Context: an optimization exercise on an open-source flow, tuned for small area and a short achievable clock period. The choices shown serve that exercise and are no tape-out recipe.
Function was checked by simulation only, so behaviour that the tests miss may differ from the original.
Not every run is shown, and edits may drop behaviour that the tests do not exercise.

## flow/design.v in outline (module list and top-level ports)
// module dist_sort: 2530 lines
// module fa: 4 lines
// module absdiff: 13 lines
// module square: 22 lines
module dist_sort (
    input logic        clk, rst,
    input logic [63:0] query,
    input logic [63:0] search_0,
    input logic [63:0] search_1,
    input logic [63:0] search_2,
    input logic [63:0] search_3,
    input logic [63:0] search_4,
    input logic [63:0] search_5,
    input logic [63:0] search_6,
    input logic [63:0] search_7,
    input logic        in_valid,
    output logic [2:0] addr_1st,
    output logic [2:0] addr_2nd,
    output logic       out_valid
);
  // ...
==> flow/flow/run.sh <==
#!/bin/bash
# The standard layout (standard.sh: synthesis to final layout), with every input and
# output port buffered by the platform's smallest buffer instead of the default choice.
set -euo pipefail
export BUFFER_PORTS_ARGS="-buffer_cell sky130_fd_sc_hd__buf_1"
bash standard.sh > standard.log 2>&1
==> flow/standard.sh <==
#!/bin/bash
# synth_recipe.tcl (not shown) runs the flow's synth.tcl, then flattens the netlist and writes it again
# the make line also repeats each setting of config.mk as NAME=value (left out here)
make -C /OpenROAD-flow-scripts/flow DESIGN_CONFIG=/design/flow/config.mk WORK_HOME=/design/flow/orfs CLKGATE_MAP_FILE= SYNTH_SCRIPT=/design/flow/synth_recipe.tcl "${@:-finish}"
==> flow/config.mk <==
export PLATFORM = sky130hd
export DESIGN_NAME = dist_sort
export DESIGN_NICKNAME = dist_sort
export VERILOG_FILES = /design/flow/design.v
export SDC_FILE = /design/flow/constraint.sdc
export NUM_CORES = 4
export LEC_CHECK = 0
export ABC_AREA = 1
export CAP_MARGIN = 60
export CORE_MARGIN = 2
export CORE_UTILIZATION = 48
export CTS_BUF_LIST = sky130_fd_sc_hd__clkbuf_4 sky130_fd_sc_hd__clkbuf_8
export SLEW_MARGIN = 80
export SYNTH_HIERARCHICAL = 1
export SYNTH_MINIMUM_KEEP_SIZE = 0
==> flow/constraint.sdc <==
create_clock -name core_clock -period 17.0 [get_ports {clk}]
set_input_delay 3.4000 -clock core_clock [delete_from_list [all_inputs] [get_ports {clk}]]
set_output_delay 3.4000 -clock core_clock [all_outputs]
set_load 0.01 [all_outputs]
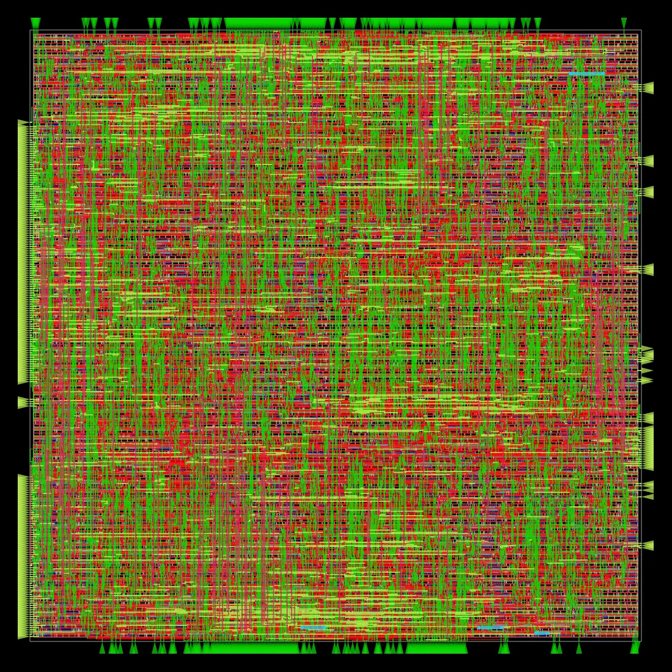
Run 1: the routed nets
Top Layer Used: met5
routed wire length: 243 mm
metal2 WL: 106 mm
Detail Route met3 WL: 18.7 mm

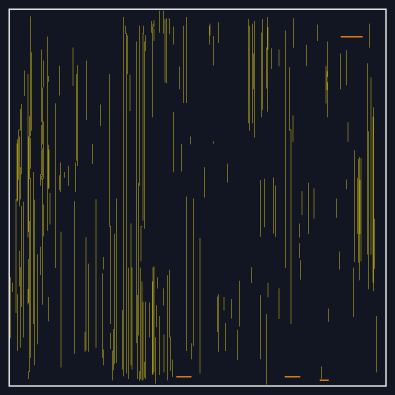
Run 1: metal layers overlaid
(1 px per µm) Only two layers are drawn.
legend:
  orange:
    layer: met5
    wire_length: 55.2 µm
  yellow:
    layer: met4
    wire_length: 13900 µm

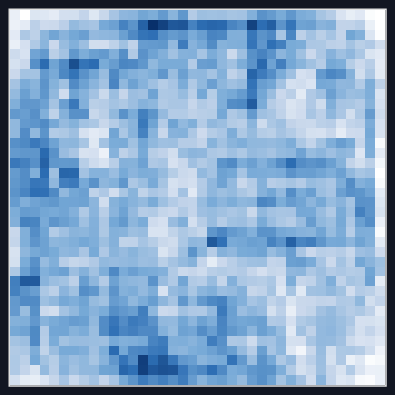
Run 1: signal metal coverage by tile
(1 px per µm) 38 x 38 tiles, from white (low) to dark blue (high), scaled to the fullest tile. Values are wire area over tile area, all layers added.
mean over tiles: 0.29
nearly empty tiles: 0.30%
tiles over half the peak: 30%
fullest tile: 0.68

==> summary.txt, run 1 <==
worst min-delay path class=reg -> reg; Non-CTS inverters=1339; clock latency on the worst-skew pair=slightly below 900 ps; fill count=around 13000; Yosys top cell by area=fa_1; nonclk buf count=roughly 760; most common flop cell mapped by yosys=dfxtp_1; Final Setup Violations=0; grt ovf=0; postcts setup bufs=0; DP Cell Count=10939; Port Buf Inserts=just under 600; Slew HR=between 70 and 80%; DP Wirelength=212 mm; final worst path period need=between 4000 and 5000 ps; Synth area leaders=fa_1, dfxtp_1, nand2_1; top-count cell post-synth=nand2_1; delay of the slowest cell on the worst path=approximately 470 ps; initial antenna violation count=12; core area=0.137 mm²; Gate Count Post-Synth=around 8400; run status=complete, no violations; Critical Path RT=around 18000 ps; worst slack, placed=11290 ps; chip width=approximately 380 µm; multi-input logic area=0.0486 mm²; layout cell share with drive strength beyond 1=11.5%; crit-path cells=buf_1 > inv_1 > buf_8 > buf_12 > ha_1 > fa_1 > fa_1 > fa_1 > nand2_1 > xor2_1; crit path launch type=input pin; row cnt=about 140; number of global-route vias before repair=56854; post-route DRC violation count=0; min setup slack post-route=12110 ps; post-synthesis sequential area ratio=20.1%; worst r2r path cells=7; RSZ-0062 raised after global routing=no; htree depth=3; DRT iter0 DRCs=5006; TritonCTS clock tree=built; Tapcells=between 1500 and 2000; die height=approximately 380 µm; post_cts resized=0; Syn Nets=around 10000; NumNets Final=around 11000; Max-cap violations=0; Total GRT Usage=approximately a third; Clock-cell share=3.69%; CP max FO=5; post-route cell area=0.0769 mm²; Commonest cells post-synth=nand2_1, fa_1, inv_1; cts bufs inserted=120; mean area per synthesized cell=between 7 and 8 µm²; detailed-route vias per instance=5.18; slowest cell on the critical path=fa_1; clock slew seen by the registers of the worst setup and hold paths=60 ps; Syn-to-layout area delta=16.2%; Num Clock Sinks=665; Signal buf overhead=under 10%; Hold Worst Slack=approximately 350 ps; Hold Buf Count CTS=0; multi-input gate share of the layout cell area=63.2%; Final ANT Viol Nets=0; setup TNS=0 ps; buffer depth of the longest clock path=3; CTS Root Buffer Type=clkbuf_8; clk_buf instances=170; largest net degree at the start of global routing=18; Leading cell kind=multi-input combinational cells; die area=between 0.1 and 0.15 mm²; Register Area=between 0.01 and 0.015 mm²; CP endpoint kind=flop; EDFF count, synth=0; routed via count=roughly 58000; gp weighted congestion=0.993; skew final=roughly 83 ps; synth unique cells=43
[run 1: cell families (layout without fill, tap and decap cells)]
kind of cell             Yosys count  count (layout)  synth area share (%)
AO/OA/AOI/OAI                    326             326                  2.96
XOR/XNOR                         164             164                  2.47
adder cells (fa/ha/maj)         1333            1333                  38.1
buffers and inverters           1349            2319                  7.67
flip-flops                       665             665                  20.1
other                              0               7                     0
AND/OR/NAND/NOR                 4565            4565                  28.7
[run 1: cells in the final DEF, fill, tap and decap left out, types with 79 or more instances in the layout]
cell type,synthesis,final
nand3_1,1014,1014
clkbuf_8,0,153
buf_2,6,79
fa_1,1136,1136
ha_1,197,180
buf_1,0,546
xor2_1,138,130
nand2_1,2962,2923
dfxtp_1,662,616
a21oi_1,184,170
nand2_2,153,187
inv_2,280,286
inv_1,1054,1026
nor2_1,386,382
[run 1: metal layers]
layer | vias up | track usage [%]
met1 | 27743 | 46.9
met4 | 8 | 17.6
met5 | - | 0
met3 | 440 | 6.70
li1 | 27491 | -
met2 | 2181 | 53.0
[run 1: critical path: cells and delay by family]
kind,cells,cell delay (ps)
xor gates and xnor gates,1,130
adders and majority gates,4,1500
buffers and inverters,4,470
and+or+nand+nor,1,120
==> inputs of run 2 (changes only) <==
--- a/flow/config.mk
+++ b/flow/config.mk
@@ -7,9 +7,8 @@
 export LEC_CHECK = 0
 export ABC_AREA = 1
-export CAP_MARGIN = 60
+export CAP_MARGIN = 50
 export CORE_MARGIN = 2
 export CORE_UTILIZATION = 48
-export CTS_BUF_LIST = sky130_fd_sc_hd__clkbuf_4 sky130_fd_sc_hd__clkbuf_8
-export SLEW_MARGIN = 80
+export SLEW_MARGIN = 70
 export SYNTH_HIERARCHICAL = 1
 export SYNTH_MINIMUM_KEEP_SIZE = 0
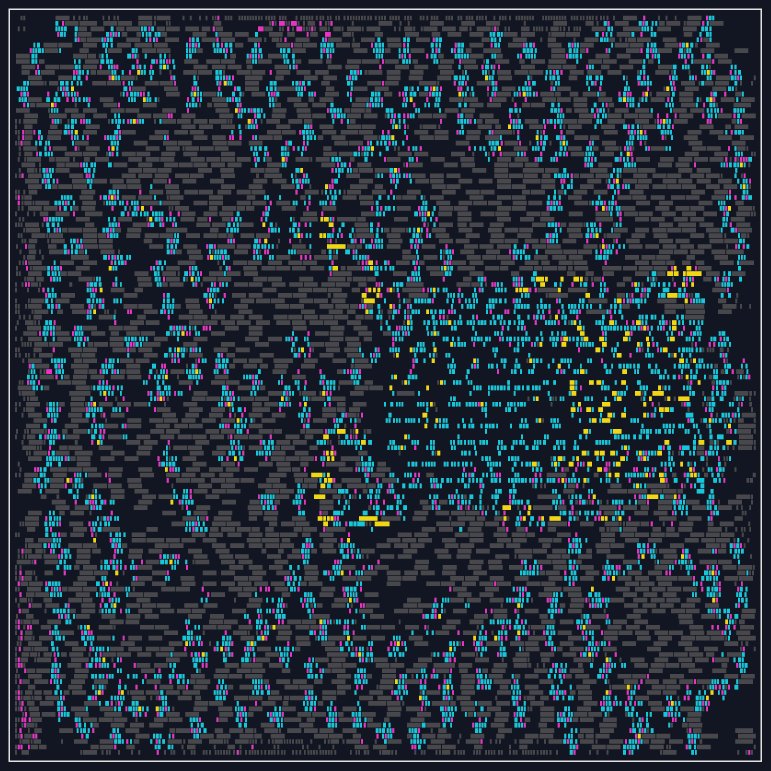
Run 2: gate-type map
(2 px per µm)
legend:
  cyan:
    family: NAND gates
    cells: 4158
    most_used: nand2_1
    where: spread over the die
  yellow:
    family: inverting AOI/OAI gates
    cells: 325
    most_used: a21oi_1
    where: spread over the die
  magenta:
    family: inverters
    cells: 1339
    most_used: inv_1
    where: spread over the die

==> run 2 against run 1 <==
Net effect:
- fmax is 1.7% lower
- die area stayed put
- synthesized area stayed put
- clock-buffer cell count is 70 lower
- critical path type unchanged
==> summary.txt, run 2 <==
worst r2r path cells=7 (unchanged); largest net degree at the start of global routing=15 (-3); EDFF count, synth=0 (unchanged); Final period util=between 20% and 30%; Starting Density=48.2%; commonest non-fill, non-tap cell in the layout=nand2_1; met1 GRT Util=47.4% (+0.51 points); FF+latch count, synth=665; reg-to-reg setup timing slack=about 13000 ps; post-layout util=between 50% and 60%; synth unique cells=43 (unchanged); detailed-route vias per instance=5.20 (+0.37%); routed len/inst=between 20 and 25 µm; cts bufs inserted=79 (-34%); top-count cell post-synth=nand2_1; chip width=375 µm (unchanged); DRT iter0 DRCs=4962 (-0.88%); final worst path period need=4980 ps (+86.6 ps); Max-cap violations=0 (unchanged); Syn Nets=10314 (unchanged); Synthesis Warnings=16; Top-Level Pins=about 600; post_cts resized=0 (unchanged); max reg flops=between 500 and 600; worst path arrival time=between 5000 and 6000 ps; Final ANT Viol Nets=0 (unchanged); htree depth=3 (unchanged); Num Clock Sinks=665 (unchanged); GRT met3 Usage=5.90% (-0.80 points); min setup slack post-route=12030 ps (-86.6 ps); most common flop cell mapped by yosys=dfxtp_1; fill count=12880 (+0.82%); gp weighted congestion=0.993 (unchanged); worst slew pin tran=476 ps; die height=375 µm (unchanged); post-synth design cell area=roughly 0.066 mm²; GRT busiest layer=met2; postcts setup bufs=0 (unchanged); Slew Limit Fails=0; crit path launch type=input pin; clock latency on the worst-skew pair=730 ps (-140 ps); Final Setup Violations=0 (unchanged); Port Buf Inserts=585 (unchanged); Yosys top cell by area=fa_1; layout cell share with drive strength beyond 1=8.10% (-3.4 points); Detail Route met3 WL=18.5 mm (-1.2%); Hold Worst Slack=359 ps (+4.65 ps); mean area per synthesized cell=7.88 µm² (unchanged); Most common cell on crit path=fa_1; slowest cell on the critical path=fa_1; Register Area=0.0133 mm² (-0.43%); Slew HR=68.2% (-11 points); Hold Buf Count CTS=0 (unchanged); delay of the slowest cell on the worst path=520 ps (+50 ps); worst slack, placed=11370 ps (+81.8 ps); CTS Root Buffer Type=clkbuf_16; Total GRT Usage=34.3% (-0.27 points); maximum clock rate=~200 MHz; Commonest cells post-synth=nand2_1, fa_1, inv_1; NumNets Final=11042 (-1.3%); crit-path cells=buf_1 > inv_1 > buf_6 > ha_1 > fa_1 > fa_1 > fa_1 > inv_1 > nand3_1 > nand2_1; area fraction of the dominant cell type after synthesis=34.4%; number of global-route vias before repair=55414 (-2.5%); Hold Violations, Final=0; Syn-to-layout area delta=12.7%; Worst Hold Path Cells=0; first drt pass iteration count=8; Critical Path RT=17560 ps (-220 ps); RSZ-0062 raised after global routing=no; commonest non-fill, non-tap cells in the layout=nand2_1, fa_1, inv_1, nand3_1, dfxtp_1; routed via count=57165 (-1.2%); Top Layer Used=met4; skew final=54.0 ps (-29.0 ps); Gate Count Post-Synth=8402 (unchanged); Synth area leaders=fa_1, dfxtp_1, nand2_1; multi-input logic area=0.0483 mm² (-0.61%); clock slew seen by the registers of the worst setup and hold paths=60 ps (about the same); initial antenna violation count=11 (-1); crit path kind=in -> reg; metal2 WL=106 mm (-0.67%); GRT met2 Usage=52.7% (-0.28 points); Async S/R FF share, synth=less than 1%; buffer depth of the longest clock path=3 (unchanged); CP max FO=15 (+10); M1 WL=between 100 and 150 mm; run status=complete, no violations; post-synthesis sequential area ratio=20.1% (unchanged); global-route wire length before repair=~350 mm; DP Wirelength=197 mm (-7.5%); core area=0.137 mm² (unchanged); worst min-delay path class=reg -> reg; CP endpoint kind=flop; setup TNS=0 ps (unchanged); post-route DRC violation count=0 (unchanged); grt ovf=0 (unchanged); TritonCTS clock tree=built
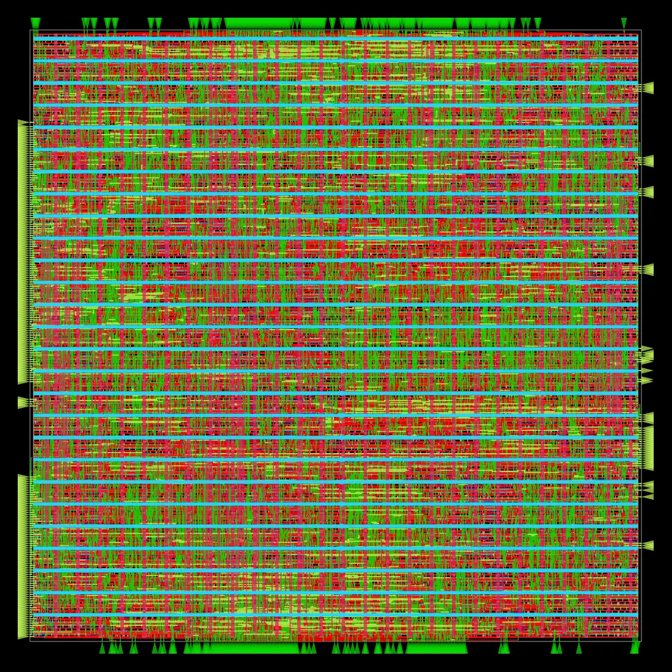
Run 2: full-chip view from the flow's report step
routed wire length: 242 mm
row cnt: 136
die area: 0.141 mm²

-- run 2: kinds of logic (layout without fill, tap and decap cells) --
kind of cell               count (synthesis)  in the layout  share of synthesized area [%]
and+or+nand+nor                         4565           4565                           28.7
buffers and inverters                   1349           2139                           7.67
adders and majority gates               1333           1333                           38.1
DFF                                      665            665                           20.1
AOI/OAI and AO/OA                        326            326                           2.96
xor gates and xnor gates                 164            164                           2.47
other                                      0             12                              0
-- run 2: area by class of cell --
type	instances	area share (%)
inverters	1339	6.78
well taps	1794	3.01
clock buffers	100	2.88
repair buffers	657	4.05
clock inverters	43	0.651
multi-input cells	6388	64.7
diodes	12	0.0403
flip-flops and latches	665	17.9
-- run 2: worst max-delay path: cells and delay by family --
kind | cells | cell delay [ps]
buffers and inverters | 4 | 380
adders and majority gates | 4 | 1580
and+or+nand+nor | 2 | 120
-- run 2: metrics by stage --
| step | cell area (µm²) | std cells |
|---|---|---|
| 5_1_grt | 74600 | 10988 |
| 6_report | 74600 | 10998 |
| 3_5_place_dp | 71900 | 10839 |
| 2_1_floorplan | 66200 | 8402 |
| 3_3_place_gp | 71000 | 10832 |
| 4_1_cts | 74500 | 10982 |
==> inputs of run 3 (changes only) <==
--- a/flow/config.mk
+++ b/flow/config.mk
@@ -9,5 +9,6 @@
 export CAP_MARGIN = 50
 export CORE_MARGIN = 2
-export CORE_UTILIZATION = 48
+export CORE_UTILIZATION = 55
+export CTS_BUF_LIST = sky130_fd_sc_hd__clkbuf_4 sky130_fd_sc_hd__clkbuf_8
 export SLEW_MARGIN = 70
 export SYNTH_HIERARCHICAL = 1
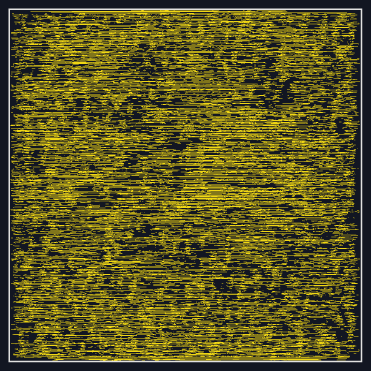
Run 3: the metal 1 layer
(1 px per µm)
wire length on this layer: 96.1 mm
share of all routed wire: 41%
longest straight run: 228 µm
nets with wire on the layer: 10286
main direction: horizontal

==> run 3 against run 2 <==
Net effect:
- first-iteration DRC count rose by 5.6%
- routed wire length down 2.9%
- final area is 0.30% lower
- worst setup slack improved by 92 ps
- register-to-register slack improved by 30 ps
- synthesized cell count unchanged
- core utilization rose by 7.8 points
- sequential cell count did not move
- largest cell class unchanged
==> summary.txt, run 3 <==
grt ovf=0 (unchanged); post-synthesis xor/xnor area fraction=2.47% (unchanged); number of global-route vias before repair=56663 (+2.3%); mux share of post-synthesis cell area=0% (unchanged); max reg flops=512 (unchanged); CP max FO=5 (-10); clock latency on the worst-skew pair=880 ps (+150 ps); compound-gate portion of the synthesized area=2.96% (unchanged); fill count=10726 (-17%); post_cts resized=0 (unchanged); slowest cell on the critical path=fa_1; post-synth design cell area=0.0662 mm² (unchanged); setup TNS=0 ps (unchanged); layout cell share with drive strength beyond 1=8.96% (+0.86 points); Final ANT Viol Nets=0 (unchanged); Syn-to-layout area delta=12.4%; post-layout util=62.2% (+7.8 points); Hold Violations, Final=0 (unchanged); post-route DRC violation count=0 (unchanged); final worst path period need=4880 ps (-92.3 ps); crit path launch type=input pin; Synth area leaders=fa_1, dfxtp_1, nand2_1; Worst Hold Path Cells=0 (unchanged); Port Buf Inserts=585 (unchanged); postcts setup bufs=0 (unchanged); detailed-route vias per instance=5.37 (+3.3%); crit path kind=in -> reg; Gate Count Post-Synth=8402 (unchanged); skew final=59.4 ps (+5.40 ps); Synthesis Warnings=16 (unchanged); initial antenna violation count=14 (+3); largest net degree at the start of global routing=17 (+2); first drt pass iteration count=6 (-2); Num Clock Sinks=665 (unchanged); DRT iter0 DRCs=5238 (+5.6%); Max-cap violations=0 (unchanged); Async S/R FF share, synth=0.451% (unchanged); commonest non-fill, non-tap cell in the layout=nand2_1; mean area per synthesized cell=7.88 µm² (unchanged); most common flop cell mapped by yosys=dfxtp_1; Commonest cells post-synth=nand2_1, fa_1, inv_1; global-route wire length before repair=342 mm (-2.4%); die area=0.123 mm² (-13%); RSZ-0062 raised after global routing=no; Buf/Inv on CP=4 (unchanged); maximum clock rate=205 MHz (+1.9%); Simple-Gate Fraction of Synth Area=28.7% (unchanged); Most common cell on crit path=fa_1; chip width=351 µm (-6.5%); Slew Limit Fails=0 (unchanged); DP Wirelength=192 mm (-2.6%); gp weighted congestion=1.03 (+3.3%); top-count cell post-synth=nand2_1; worst min-delay path class=reg -> reg; synth unique cells=43 (unchanged); CP endpoint kind=flop; adder-cell share of the synthesized area=38.1% (unchanged); core area=0.120 mm² (-13%); Top-Level Pins=586 (unchanged); multi-input logic area=0.0483 mm² (about the same); Slew HR=67.3% (-0.95 points); post-synthesis sequential area ratio=20.1% (unchanged); Total GRT Usage=38.5% (+4.2 points); CTS Root Buffer Type=clkbuf_8; clock slew seen by the registers of the worst setup and hold paths=60 ps (about the same); Register Area=0.0133 mm² (unchanged); crit-path leading delay family=adder cells; worst slew pin tran=491 ps (+15.0 ps); delay of the slowest cell on the worst path=460 ps (-60 ps); CP Depth=10 (unchanged); Final period util=28.7% (-0.54 points); area fraction of the dominant cell type after synthesis=34.4% (unchanged); Hold Buf Count CTS=0 (unchanged); buffer depth of the longest clock path=3 (unchanged); Syn Nets=10314 (unchanged); TritonCTS clock tree=built; row cnt=127 (-6.6%); NumNets Final=11085 (+0.39%); cts bufs inserted=117 (+48%); htree depth=3 (unchanged); largest family of logic cells by synthesized area=adder cells; reg-to-reg setup timing slack=13150 ps (+30 ps); crit-path cells=buf_1 > inv_1 > buf_4 > buf_16 > ha_1 > fa_1 > fa_1 > fa_1 > nand2_1 > xor2_1; Yosys top cell by area=fa_1; Starting Density=55.3% (+7.1 points); EDFF count, synth=0 (unchanged); worst path arrival time=5640 ps (+100 ps); Final Setup Violations=0 (unchanged); run status=complete, no violations; Critical Path RT=17750 ps (+190 ps); commonest non-fill, non-tap cells in the layout=nand2_1, fa_1, inv_1, nand3_1, dfxtp_1; FF+latch count, synth=665 (unchanged); worst r2r path cells=11 (+4); die height=351 µm (-6.5%); routed wire length=235 mm (-2.9%)
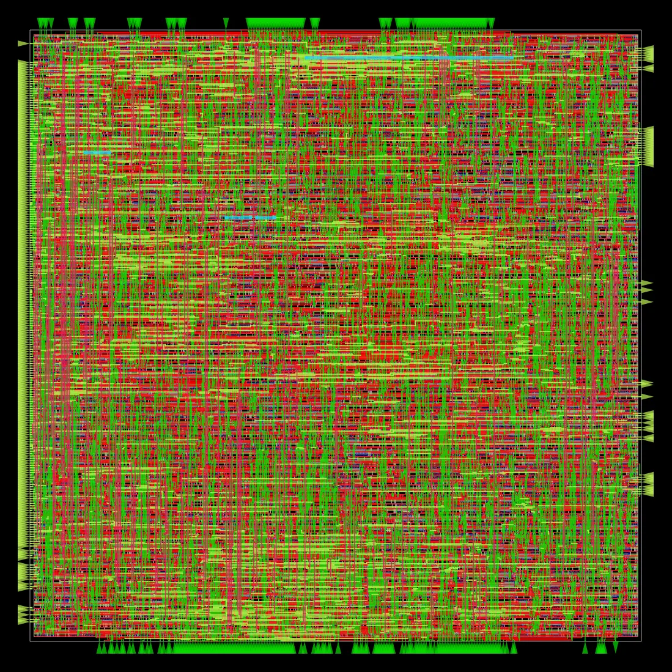
Run 3: the routed nets
routed len/inst: 21.6 µm
M1 WL: 96.1 mm
routed via count: 58426

-- run 3: metrics by stage --
stage               hold WS (ps)  area (µm²)  setup slack (ps)  instances
floorplan                    331       66200             11800       8402
global placement             341       70800             11000      10653
detailed placement           337       71500             11310      10660
CTS                          361       74100             12180      10867
global route                 367       74300             12060      10878
finish                       358       74400             12120      10886
-- run 3: per-layer routing --
layer	vias to the layer above	track usage [%]	wire [µm]	share of wire (%)
met5	-	0.392	155	0.066
met2	2689	56.4	98900	42
met1	27854	50.6	96100	41
met3	566	11.3	24600	10
li1	27309	-	-	-
met4	8	23.0	15100	6.4
-- run 3: logic make-up (layout without fill, tap and decap cells) --
kind of cell,count (synthesis),count (layout)
AO/OA/AOI/OAI,326,326
adder cells (fa/ha/maj),1333,1333
other,0,13
AND/OR/NAND/NOR,4565,4565
XOR/XNOR,164,164
flip-flops,665,665
buffers and inverters,1349,2208
-- run 3: cell type report --
class	instances	share of cell area [%]
Antenna cell	13	0.0437
Clock buffer	176	3.06
Clock inverter	31	0.466
Inverter	1339	6.77
Multi-Input combinational cell	6388	64.9
Sequential cell	665	17.9
Tap cell	1612	2.71
Timing Repair Buffer	662	4.09
==> run 4: too many edits to list; what changed since run 3 <==
flow/design.v: 2569 -> 2827 lines; modules unchanged: 2
  dist_sort: edited, 2530 -> 2787 lines
  sub4: new, 8 lines
  absm: new, 6 lines
  removed: absdiff
==> module sub4 as of run 4 <==
module sub4 (input logic [3:0] na, input logic [3:0] b, output logic [3:0] t, output logic c);
    logic c1, c2, c3;
    assign t[0] = b[0] ^ na[0];
    assign c1 = b[0] & na[0];
    fa u1 (.a(b[1]), .b(na[1]), .c(c1), .s(t[1]), .co(c2));
    fa u2 (.a(b[2]), .b(na[2]), .c(c2), .s(t[2]), .co(c3));
    fa u3 (.a(b[3]), .b(na[3]), .c(c3), .s(t[3]), .co(c));
endmodule
==> module absm as of run 4 <==
module absm (input logic [3:0] t, input logic c, output logic [3:0] m);
    assign m[0] = ~t[0];
    assign m[1] = ~(t[1] ^ (c & ~t[0]));
    assign m[2] = ~(t[2] ^ (c & ~(t[1] & t[0])));
    assign m[3] = ~(t[3] ^ (c & ~(t[2] & t[1] & t[0])));
endmodule
--- a/flow/config.mk
+++ b/flow/config.mk
@@ -9,6 +9,5 @@
 export CAP_MARGIN = 50
 export CORE_MARGIN = 2
-export CORE_UTILIZATION = 55
-export CTS_BUF_LIST = sky130_fd_sc_hd__clkbuf_4 sky130_fd_sc_hd__clkbuf_8
+export CORE_UTILIZATION = 48
 export SLEW_MARGIN = 70
 export SYNTH_HIERARCHICAL = 1
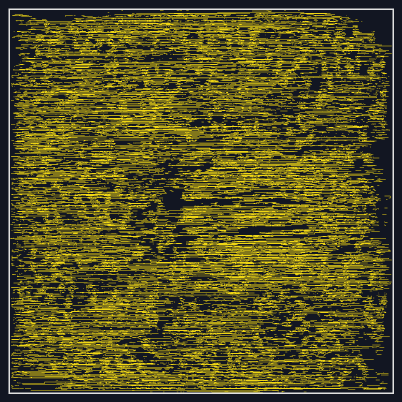
Run 4: the metal 1 layer
(1 px per µm)
nets with wire on the layer: 10411
main direction: horizontal
longest straight run: 248 µm
wire length on this layer: 105 mm

==> run 4 against run 3 <==
Net effect:
- still clean on timing, DRC and antenna
- fmax is 2.9% higher
- sequential cell count rose by 128
- core utilization decreased by 7.1 points
- register-to-register slack got worse by 570 ps
- non-clock buffer count down 9
- via count decreased by 0.48%
- final cell count is 3.3% higher
- synthesized cell count rose by 1.5%
- clock-buffer cell count is 56 lower
- highest routed layer unchanged
==> summary.txt, run 4 <==
Async S/R FF share, synth=0.378% (-0.073 points); Hold Violations, Final=0 (unchanged); commonest non-fill, non-tap cell in the layout=nand2_1; crit path kind=in -> reg; clock slew seen by the registers of the worst setup and hold paths=60 ps (about the same); Clock-cell share=4.36% (+0.83 points); clk_buf instances=120 (-32%); crit-path cells=buf_1 > inv_1 > buf_4 > buf_16 > ha_1 > fa_1 > fa_1 > fa_1; Hold Buf Count CTS=0 (unchanged); nonclk buf count=653 (-1.4%); Synth area leaders=fa_1, dfxtp_1, nand2_1; die height=382 µm (+9.0%); chip width=382 µm (+9.0%); antenna cells=3 (-10); core area=0.142 mm² (+18%); post-route cell area=0.0780 mm² (+4.9%); layout cell share with drive strength beyond 1=8.43% (-0.53 points); DRT iter0 DRCs=5002 (-4.5%); Critical Path RT=17590 ps (-160 ps); mean area per synthesized cell=8.06 µm² (+2.3%); Worst Hold Path Cells=0 (unchanged); postcts setup bufs=0 (unchanged); slowest cell on the critical path=fa_1; worst r2r path cells=14 (+3); synth unique cells=43 (unchanged); Simple-Gate Fraction of Synth Area=27.6% (-1.1 points); number of global-route vias before repair=56984 (+0.57%); row cnt=138 (+8.7%); most common flop cell mapped by yosys=dfxtp_1; Port Buf Inserts=585 (unchanged); Gate Count Post-Synth=8530 (+1.5%); first drt pass iteration count=6 (unchanged); commonest non-fill, non-tap cells in the layout=nand2_1, fa_1, inv_1, nand3_1, dfxtp_1; detailed-route vias per instance=5.17 (-3.6%); max reg flops=512 (unchanged); routed len/inst=21.5 µm (-0.21%); Non-CTS inverters=1339 (unchanged); maximum clock rate=211 MHz (+2.9%); Num Clock Sinks=793 (+19%); buffer depth of the longest clock path=3 (unchanged); run status=complete, no violations; largest net degree at the start of global routing=15 (-2); RSZ-0062 raised after global routing=no; comb_multi_in=6388 (unchanged); post-synth design cell area=0.0687 mm² (+3.9%); area fraction of the dominant cell type after synthesis=33.1% (-1.3 points); Tapcells=1890 (+17%); FF+latch count, synth=793 (+19%); top-count cell post-synth=nand2_1; Commonest cells post-synth=nand2_1, fa_1, inv_1; fill count=13205 (+23%); crit path launch type=input pin; EDFF count, synth=0 (unchanged); setup TNS=0 ps (unchanged); Signal buf overhead=3.76% (-0.33 points); CP endpoint kind=flop; Most common cell on crit path=fa_1; post_cts resized=0 (unchanged); TritonCTS clock tree=built; Syn-to-layout area delta=13.6%; sequential share of cell area=20.4% (+2.4 points); Syn Nets=10442 (+1.2%); Starting Density=48.5% (-6.8 points); global-route wire length before repair=353 mm (+3.2%)
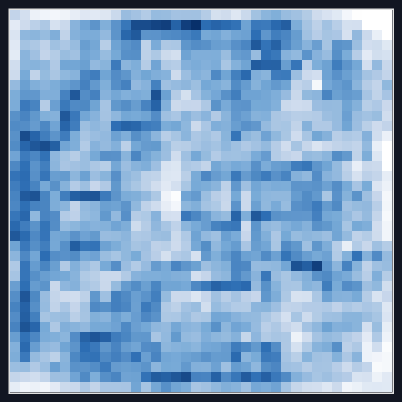
Run 4: signal metal coverage by tile
(1 px per µm) 38 x 38 tiles, from white (low) to dark blue (high), scaled to the fullest tile. Values are wire area over tile area, all layers added.
nearly empty tiles: 0.80%
mean over tiles: 0.27
fullest tile: 0.60
densest ninth of the die: left middle
tiles over half the peak: 40%

[run 4: stage by stage]
| stage | hold WS, ps | worst slack [ps] |
|---|---|---|
| global route | 368 | 12250 |
| CTS | 365 | 12310 |
| detailed placement | 340 | 11530 |
| global placement | 346 | 11260 |
| floorplan | 331 | 12000 |
| finish | 357 | 12260 |
[run 4: worst max-delay path: cells and delay by family]
kind / cells / cell delay (ps)
buffers and inverters: 4 / 480
adders and majority gates: 4 / 1430
[run 4: kinds of logic (layout without fill, tap and decap cells)]
logic type / after synthesis / count (layout)
simple gates: 4565 / 4565
buf+inv: 1349 / 2168
fa+ha+maj: 1333 / 1333
flops: 793 / 793
compound gates: 326 / 326
xor+xnor: 164 / 164
other cells: 0 / 3
[run 4: per-layer routing]
metal	track usage, %	routed length [µm]	vias up
li1	-	-	27602
met1	46.1	105000	28096
met2	51.3	107000	2086
met3	6.38	18400	358
met4	13.6	10900	6
met5	0	38	-
==> inputs of run 5 (changes only) <==
--- a/flow/config.mk
+++ b/flow/config.mk
@@ -9,5 +9,6 @@
 export CAP_MARGIN = 50
 export CORE_MARGIN = 2
-export CORE_UTILIZATION = 48
+export CORE_UTILIZATION = 55
+export GPL_ROUTABILITY_DRIVEN = 0
 export SLEW_MARGIN = 70
 export SYNTH_HIERARCHICAL = 1
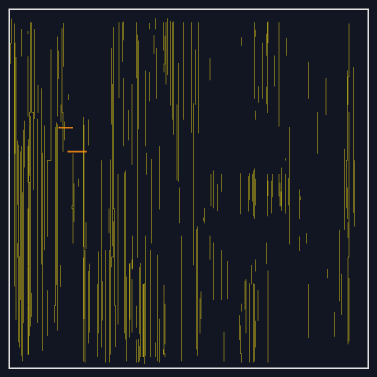
Run 5: metal layers overlaid
(1 px per µm) Only two layers are drawn.
legend:
  yellow:
    layer: met4
    wire_length: 15000 µm
  orange:
    layer: met5
    wire_length: 30.4 µm

==> run 5 against run 4 <==
Net effect:
- still clean
- via count down 0.15%
- core utilization grew 7.6 points
- register-to-register slack got worse by 20 ps
- synthesized area is the same
- sequential share of layout area is 0.13 points higher
- non-clock buffer count rose by 8
- worst setup slack got worse by 14 ps
- sequential cell count unchanged
- synthesized cell count unchanged
- critical path type unchanged
- critical endpoint is now t_r[127][3]
==> summary.txt, run 5 <==
run status=complete, no violations; largest net degree at the start of global routing=15 (unchanged); Final period util=~28%; area fraction of the dominant cell type after synthesis=33.1% (unchanged); clock latency on the worst-skew pair=720 ps; commonest non-fill, non-tap cell in the layout=nand2_1; top-count cell post-synth=nand2_1; Gate Count Post-Synth=8530 (unchanged); mux share of post-synthesis cell area=0%; Syn Nets=10442 (unchanged); initial antenna violation count=5; largest family of logic cells by synthesized area=adder cells; Final ANT Viol Nets=0; min setup slack post-route=12240 ps (-14.4 ps); Max-cap violations=0; routed via count=slightly below 60000; routed len/inst=21.1 µm (-1.8%); Total GRT Usage=36.7%; Synthesis Warnings=18; Starting Density=55.5% (+7.0 points); routed wire length=about 230 mm; slowest cell on the critical path=fa_1; post-synthesis sequential area ratio=a little under a quarter; detailed-route vias per instance=5.28 (+2.2%); Port Buf Inserts=585 (unchanged); core area=0.124 mm² (-13%); die height=357 µm (-6.5%); Worst Hold Path Cells=0 (unchanged); CP endpoint kind=flop; layout cell share with drive strength beyond 1=8.33% (-0.10 points); mean area per synthesized cell=8.06 µm² (unchanged); TritonCTS clock tree=built; worst min-delay path class=reg -> reg; post-layout util=a little over three fifths; skew final=47.0 ps; Slew Limit Fails=0; Buf/Inv on CP=3 (-1); synth unique cells=43 (unchanged); Final Setup Violations=0; crit-path cells=buf_1 > inv_1 > buf_4 > ha_1 > fa_1 > fa_1 > fa_1; CP max FO=8; adder-cell share of the synthesized area=a little under two fifths; cts bufs inserted=slightly above 90; chip width=357 µm (-6.5%); worst r2r path cells=14 (unchanged); row cnt=129 (-6.5%); post-synth design cell area=0.0687 mm² (unchanged); RSZ-0062 raised after global routing=no; DP Wirelength=approximately 190 mm; FF+latch count, synth=793 (unchanged); post-route DRC violation count=0; number of global-route vias before repair=56376 (-1.1%); commonest non-fill, non-tap cells in the layout=nand2_1, fa_1, inv_1, nand3_1, dfxtp_1; reg-to-reg setup timing slack=between 10000 and 15000 ps; global-route wire length before repair=339 mm (-3.9%); Num Clock Sinks=793 (unchanged); grt ovf=0; Hold Violations, Final=0 (unchanged); Async S/R FF share, synth=0.378% (unchanged); worst slew pin tran=between 500 and 600 ps; EDFF count, synth=0 (unchanged); post_cts resized=0 (unchanged); maximum clock rate=210 MHz (-0.30%); die area=about 0.13 mm²; post-synthesis xor/xnor area fraction=between 2 and 2.5%; worst path arrival time=5330 ps; delay of the slowest cell on the worst path=between 400 and 500 ps; crit path launch type=input pin; DRT iter0 DRCs=5291 (+5.8%); Simple-Gate Fraction of Synth Area=27.6% (unchanged); Yosys top cell by area=fa_1; NumNets Final=between 10000 and 15000; final worst path period need=about 4800 ps; Synth area leaders=fa_1, dfxtp_1, nand2_1; first drt pass iteration count=6 (unchanged); CTS Root Buffer Type=clkbuf_16; most common flop cell mapped by yosys=dfxtp_1; crit-path leading delay family=adder cells; Hold Worst Slack=352 ps (-4.72 ps); buffer depth of the longest clock path=3 (unchanged); Critical Path RT=17570 ps (-20 ps); CP Depth=7 (-1); Syn-to-layout area delta=12.8%; setup TNS=0 ps (unchanged); compound-gate portion of the synthesized area=under 10%; Most common cell on crit path=fa_1; Top-Level Pins=about 600; postcts setup bufs=0 (unchanged); crit path kind=in -> reg; Commonest cells post-synth=nand2_1, fa_1, inv_1; clock slew seen by the registers of the worst setup and hold paths=60 ps (about the same); htree depth=3; worst slack, placed=11540 ps (+4.80 ps); max reg flops=512 (unchanged); Slew HR=roughly two thirds; Hold Buf Count CTS=0 (unchanged)
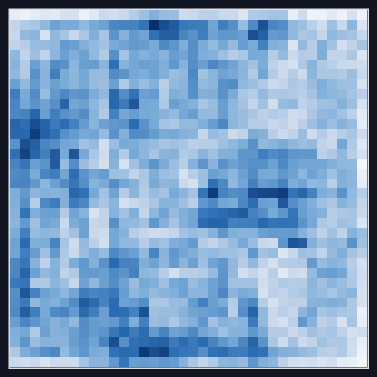
Run 5: signal metal coverage by tile
(1 px per µm) 36 x 36 tiles, from white (low) to dark blue (high), scaled to the fullest tile. Values are wire area over tile area, all layers added.
tiles over half the peak: 39%
fullest tile: 0.67
mean over tiles: 0.31

[run 5: cell counts after synthesis]
No cell type changed its count.
[run 5: metrics by stage]
step                      area, µm²  std cells
after global placement        73400      10802
after floorplan               68700       8530
after global routing          77500      10982
after detailed placement      74200      10814
after CTS                     77400      10978
final                         77500      10988
[run 5: cells by family (layout without fill, tap and decap cells)]
kind of cell | Yosys count | in the layout
AND/OR/NAND/NOR | 4565 | 4565
buffers and inverters | 1349 | 2164
adder cells (fa/ha/maj) | 1333 | 1333
flip-flops | 793 | 793
AO/OA/AOI/OAI | 326 | 326
XOR/XNOR | 164 | 164
other | 0 | 6
[run 5: layer usage]
layer  wire length (µm)  GRT usage [%]
met1              95500           49.3
met2              99900           55.3
met3              21900           8.58
met4              15000           20.1
met5                 30              0
[run 5: area by class of cell]
class | instances | area (µm²)
Antenna cell | 6 | 15.0
Clock buffer | 119 | 2530
Clock inverter | 45 | 628
Fill cell | 11044 | 46300
Inverter | 1339 | 5050
Multi-Input combinational cell | 6388 | 48300
Sequential cell | 793 | 15900
Tap cell | 1637 | 2050
Timing Repair Buffer | 661 | 3040
==> inputs of run 6 (changes only) <==
--- a/flow/config.mk
+++ b/flow/config.mk
@@ -10,5 +10,4 @@
 export CORE_MARGIN = 2
 export CORE_UTILIZATION = 55
-export GPL_ROUTABILITY_DRIVEN = 0
 export SLEW_MARGIN = 70
 export SYNTH_HIERARCHICAL = 1
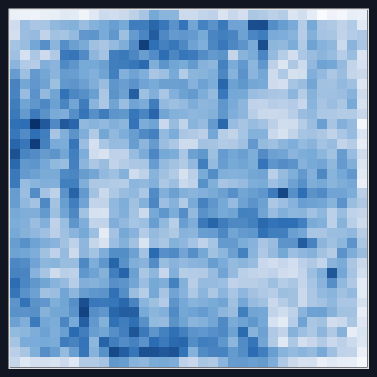
Run 6: signal metal coverage by tile
(1 px per µm) 36 x 36 tiles, from white (low) to dark blue (high), scaled to the fullest tile. Values are wire area over tile area, all layers added.
mean over tiles: 0.32
fullest tile: 0.68
tiles over half the peak: 40%

==> run 6 against run 5 <==
Net effect:
- sequential cell count did not move
- die area unchanged
- synthesized cell count unchanged
- fmax is 0.46% higher
- still clean
- via count barely moved
- final cell count barely moved
- worst setup slack gained 22 ps
- non-clock buffer count grew 2
- final area barely moved
- register-to-register slack about the same
==> summary.txt, run 6 <==
post-route cell area=0.0776 mm² (about the same); first drt pass iteration count=9 (+3); detailed-route vias per instance=5.28 (about the same); layout cell share with drive strength beyond 1=8.36% (+0.031 points); Hold Violations, Final=0 (unchanged); Yosys top cell by area=fa_1; Syn Nets=10442 (unchanged); top-count cell post-synth=nand2_1; worst slew pin tran=492 ps (-8.36 ps); post-route DRC violation count=0 (unchanged); Detail Route met3 WL=22.7 mm (+3.9%); maximum clock rate=211 MHz (+0.46%); synth unique cells=43 (unchanged); Top Layer Used=met5; mean area per synthesized cell=8.06 µm² (unchanged); htree depth=3 (unchanged); Top-Level Pins=586 (unchanged); reg-to-reg setup timing slack=12550 ps (about the same); postcts setup bufs=0 (unchanged); most common flop cell mapped by yosys=dfxtp_1; Non-Filler Instances=10994 (+0.055%); fill count=10893 (-1.4%); Non-CTS inverters=1339 (unchanged); M1 WL=95.2 mm (-0.34%); worst path arrival time=5320 ps (about the same); Synthesis Warnings=18 (unchanged); FF+latch count, synth=793 (unchanged); CP max FO=9 (+1); Max-cap violations=0 (unchanged); Final Setup Violations=0 (unchanged); final worst path period need=4740 ps (-21.8 ps); die height=357 µm (unchanged); Async S/R FF share, synth=0.378% (unchanged); Commonest cells post-synth=nand2_1, fa_1, inv_1; Seq Cell Count=793 (unchanged); Hold Worst Slack=348 ps (-3.82 ps); crit-path leading delay family=adder cells; initial antenna violation count=14 (+9); row cnt=129 (unchanged); comb_multi_in=6388 (unchanged); area fraction of the dominant cell type after synthesis=33.1% (unchanged); post-synthesis sequential area ratio=23.1% (unchanged); nonclk buf count=663 (+0.30%); Tapcells=1637 (unchanged); Final ANT Viol Nets=0 (unchanged); crit path launch type=input pin; Hold Buf Count CTS=0 (unchanged); buffer depth of the longest clock path=3 (unchanged); clock latency on the worst-skew pair=730 ps (about the same); Leading cell kind=multi-input combinational cells; die area=0.128 mm² (unchanged); Critical Path RT=17580 ps (about the same); multi-input logic area=0.0484 mm² (about the same); NumNets Final=11186 (unchanged); metal2 WL=102 mm (+2.4%); worst min-delay path class=reg -> reg; chip width=357 µm (unchanged); routed via count=58073 (+0.019%); Register Area=0.0159 mm² (unchanged); crit-path cells=buf_1 > inv_1 > buf_4 > ha_1 > fa_1 > fa_1 > fa_1; Most common cell on crit path=fa_1; max reg flops=512 (unchanged); run status=complete, no violations; slowest cell on the critical path=fa_1; Port Buf Inserts=585 (unchanged); delay of the slowest cell on the worst path=430 ps (about the same); crit path kind=in -> reg; RSZ-0062 raised after global routing=no; CP endpoint kind=flop; clock slew seen by the registers of the worst setup and hold paths=60 ps (about the same); CP Depth=7 (unchanged); Gate Count Post-Synth=8530 (unchanged); Synth area leaders=fa_1, dfxtp_1, nand2_1; CTS Root Buffer Type=clkbuf_16; DRT iter0 DRCs=5244 (-0.89%); placed instance area=0.0743 mm² (+0.11%); skew final=44.9 ps (-2.14 ps); Syn-to-layout area delta=12.8% (about the same); Worst Hold Path Cells=0 (unchanged); commonest non-fill, non-tap cells in the layout=nand2_1, fa_1, inv_1, nand3_1, dfxtp_1; min setup slack post-route=12260 ps (+21.8 ps); TritonCTS clock tree=built; Slew Limit Fails=0 (unchanged); global-route wire length before repair=343 mm (+1.0%); post-layout util=62.6% (about the same); post_cts resized=0 (unchanged); EDFF count, synth=0 (unchanged); gp weighted congestion=about 1.0; clk_buf instances=123 (+3.4%); grt ovf=0 (unchanged); sequential share of cell area=20.5% (about the same); antenna cells=11 (+5); DP Wirelength=190 mm (+1.2%); worst r2r path cells=14 (unchanged); largest net degree at the start of global routing=15 (unchanged); Signal buf overhead=3.94% (+0.014 points); Buf/Inv on CP=3 (unchanged); number of global-route vias before repair=56978 (+1.1%); Clock-cell share=4.03% (-0.052 points); post-synth design cell area=0.0687 mm² (unchanged); setup TNS=0 ps (unchanged); multi-input gate share of the layout cell area=62.4% (about the same); Starting Density=55.5% (unchanged); Num Clock Sinks=793 (unchanged); Slew HR=67.2% (+0.56 points); cts bufs inserted=89 (-2.2%); worst slack, placed=11580 ps (+41.1 ps); Final period util=27.9% (-0.13 points); core area=0.124 mm² (unchanged); DP Cell Count=10816 (+0.018%); commonest non-fill, non-tap cell in the layout=nand2_1
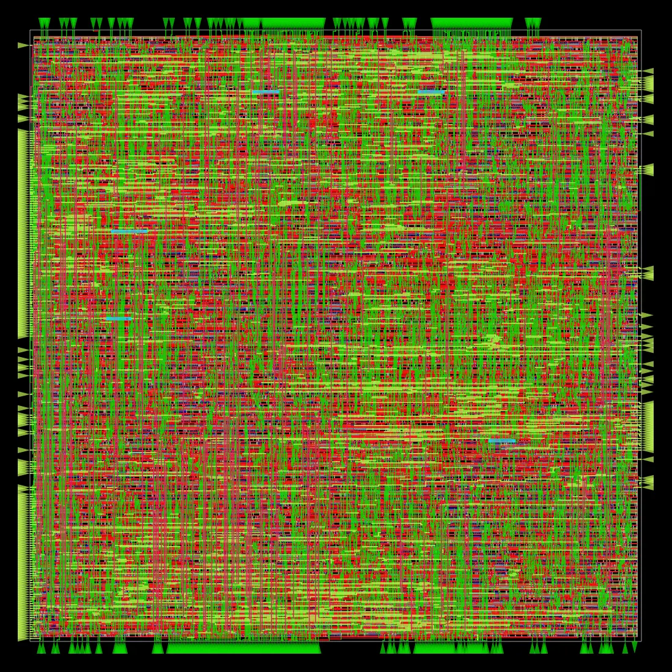
Run 6: the routed nets
Total GRT Usage: 37.2%
routed wire length: 235 mm
routed len/inst: 21.4 µm

run 6: cell counts after synthesis:
Identical to the previous run, type by type.
run 6: cell families (layout without fill, tap and decap cells):
| family | count (synthesis) | in the layout | synth area share [%] |
|---|---|---|---|
| fa+ha+maj | 1333 | 1333 | 36.7 |
| compound gates | 326 | 326 | 2.85 |
| other cells | 0 | 11 | 0 |
| xor+xnor | 164 | 164 | 2.38 |
| buf+inv | 1349 | 2165 | 7.38 |
| simple gates | 4565 | 4565 | 27.6 |
| flops | 793 | 793 | 23.1 |
run 6: layer usage:
metal	track usage [%]	up-vias
met1	48.9	27634
met2	56.4	2339
li1	-	27628
met3	9.55	462
met4	20.6	10
met5	0	-
run 6: worst reg2reg max path, cell delays in order, from the launching register on:
cell     delay [ps]
dfxtp_1         340
inv_2           210
nand2_1         170
xor2_4          350
inv_1           140
nand2_1          90
nand2_1          70
nand2_1          60
inv_1            60
fa_1            530
fa_1            490
fa_1            540
fa_1            440
fa_1            430
fa_1            460

[what the ideal ports hide]
How much do the figures lean on ideal ports? The routed layouts below were timed once more, with nothing changed but the port constraints. Step 1 sets driving cells, clkbuf_16 on the clock port and buf_2 on the other inputs (assumed; they add their load-dependent delay and slew). Step 2 times the ports against the registers' clock, not the clock port: input delays grow and output delays shrink by t, the midpoint of the rising clock arrivals with the driver on. a / b / c = ideal / step 1 / step 2; a / b = the first two.
run	t (ns)	setup slack, ns	worst setup path at the end
run 1	0.914	12.112 / 12.169 / 11.254	input to register
run 2	0.778	12.025 / 12.088 / 11.310	input to register
run 3	0.923	12.117 / 12.166 / 11.243	input to register
run 4	0.810	12.256 / 12.312 / 11.510	input to register
run 5	0.783	12.242 / 12.301 / 11.518	input to register
run 6	0.794	12.263 / 12.323 / 11.528	input to register
After both steps setup and hold are still met in every run listed. The setup slack of run 3, which loses most, moves by +0.049 ns with the drivers and by -0.874 ns with both steps.
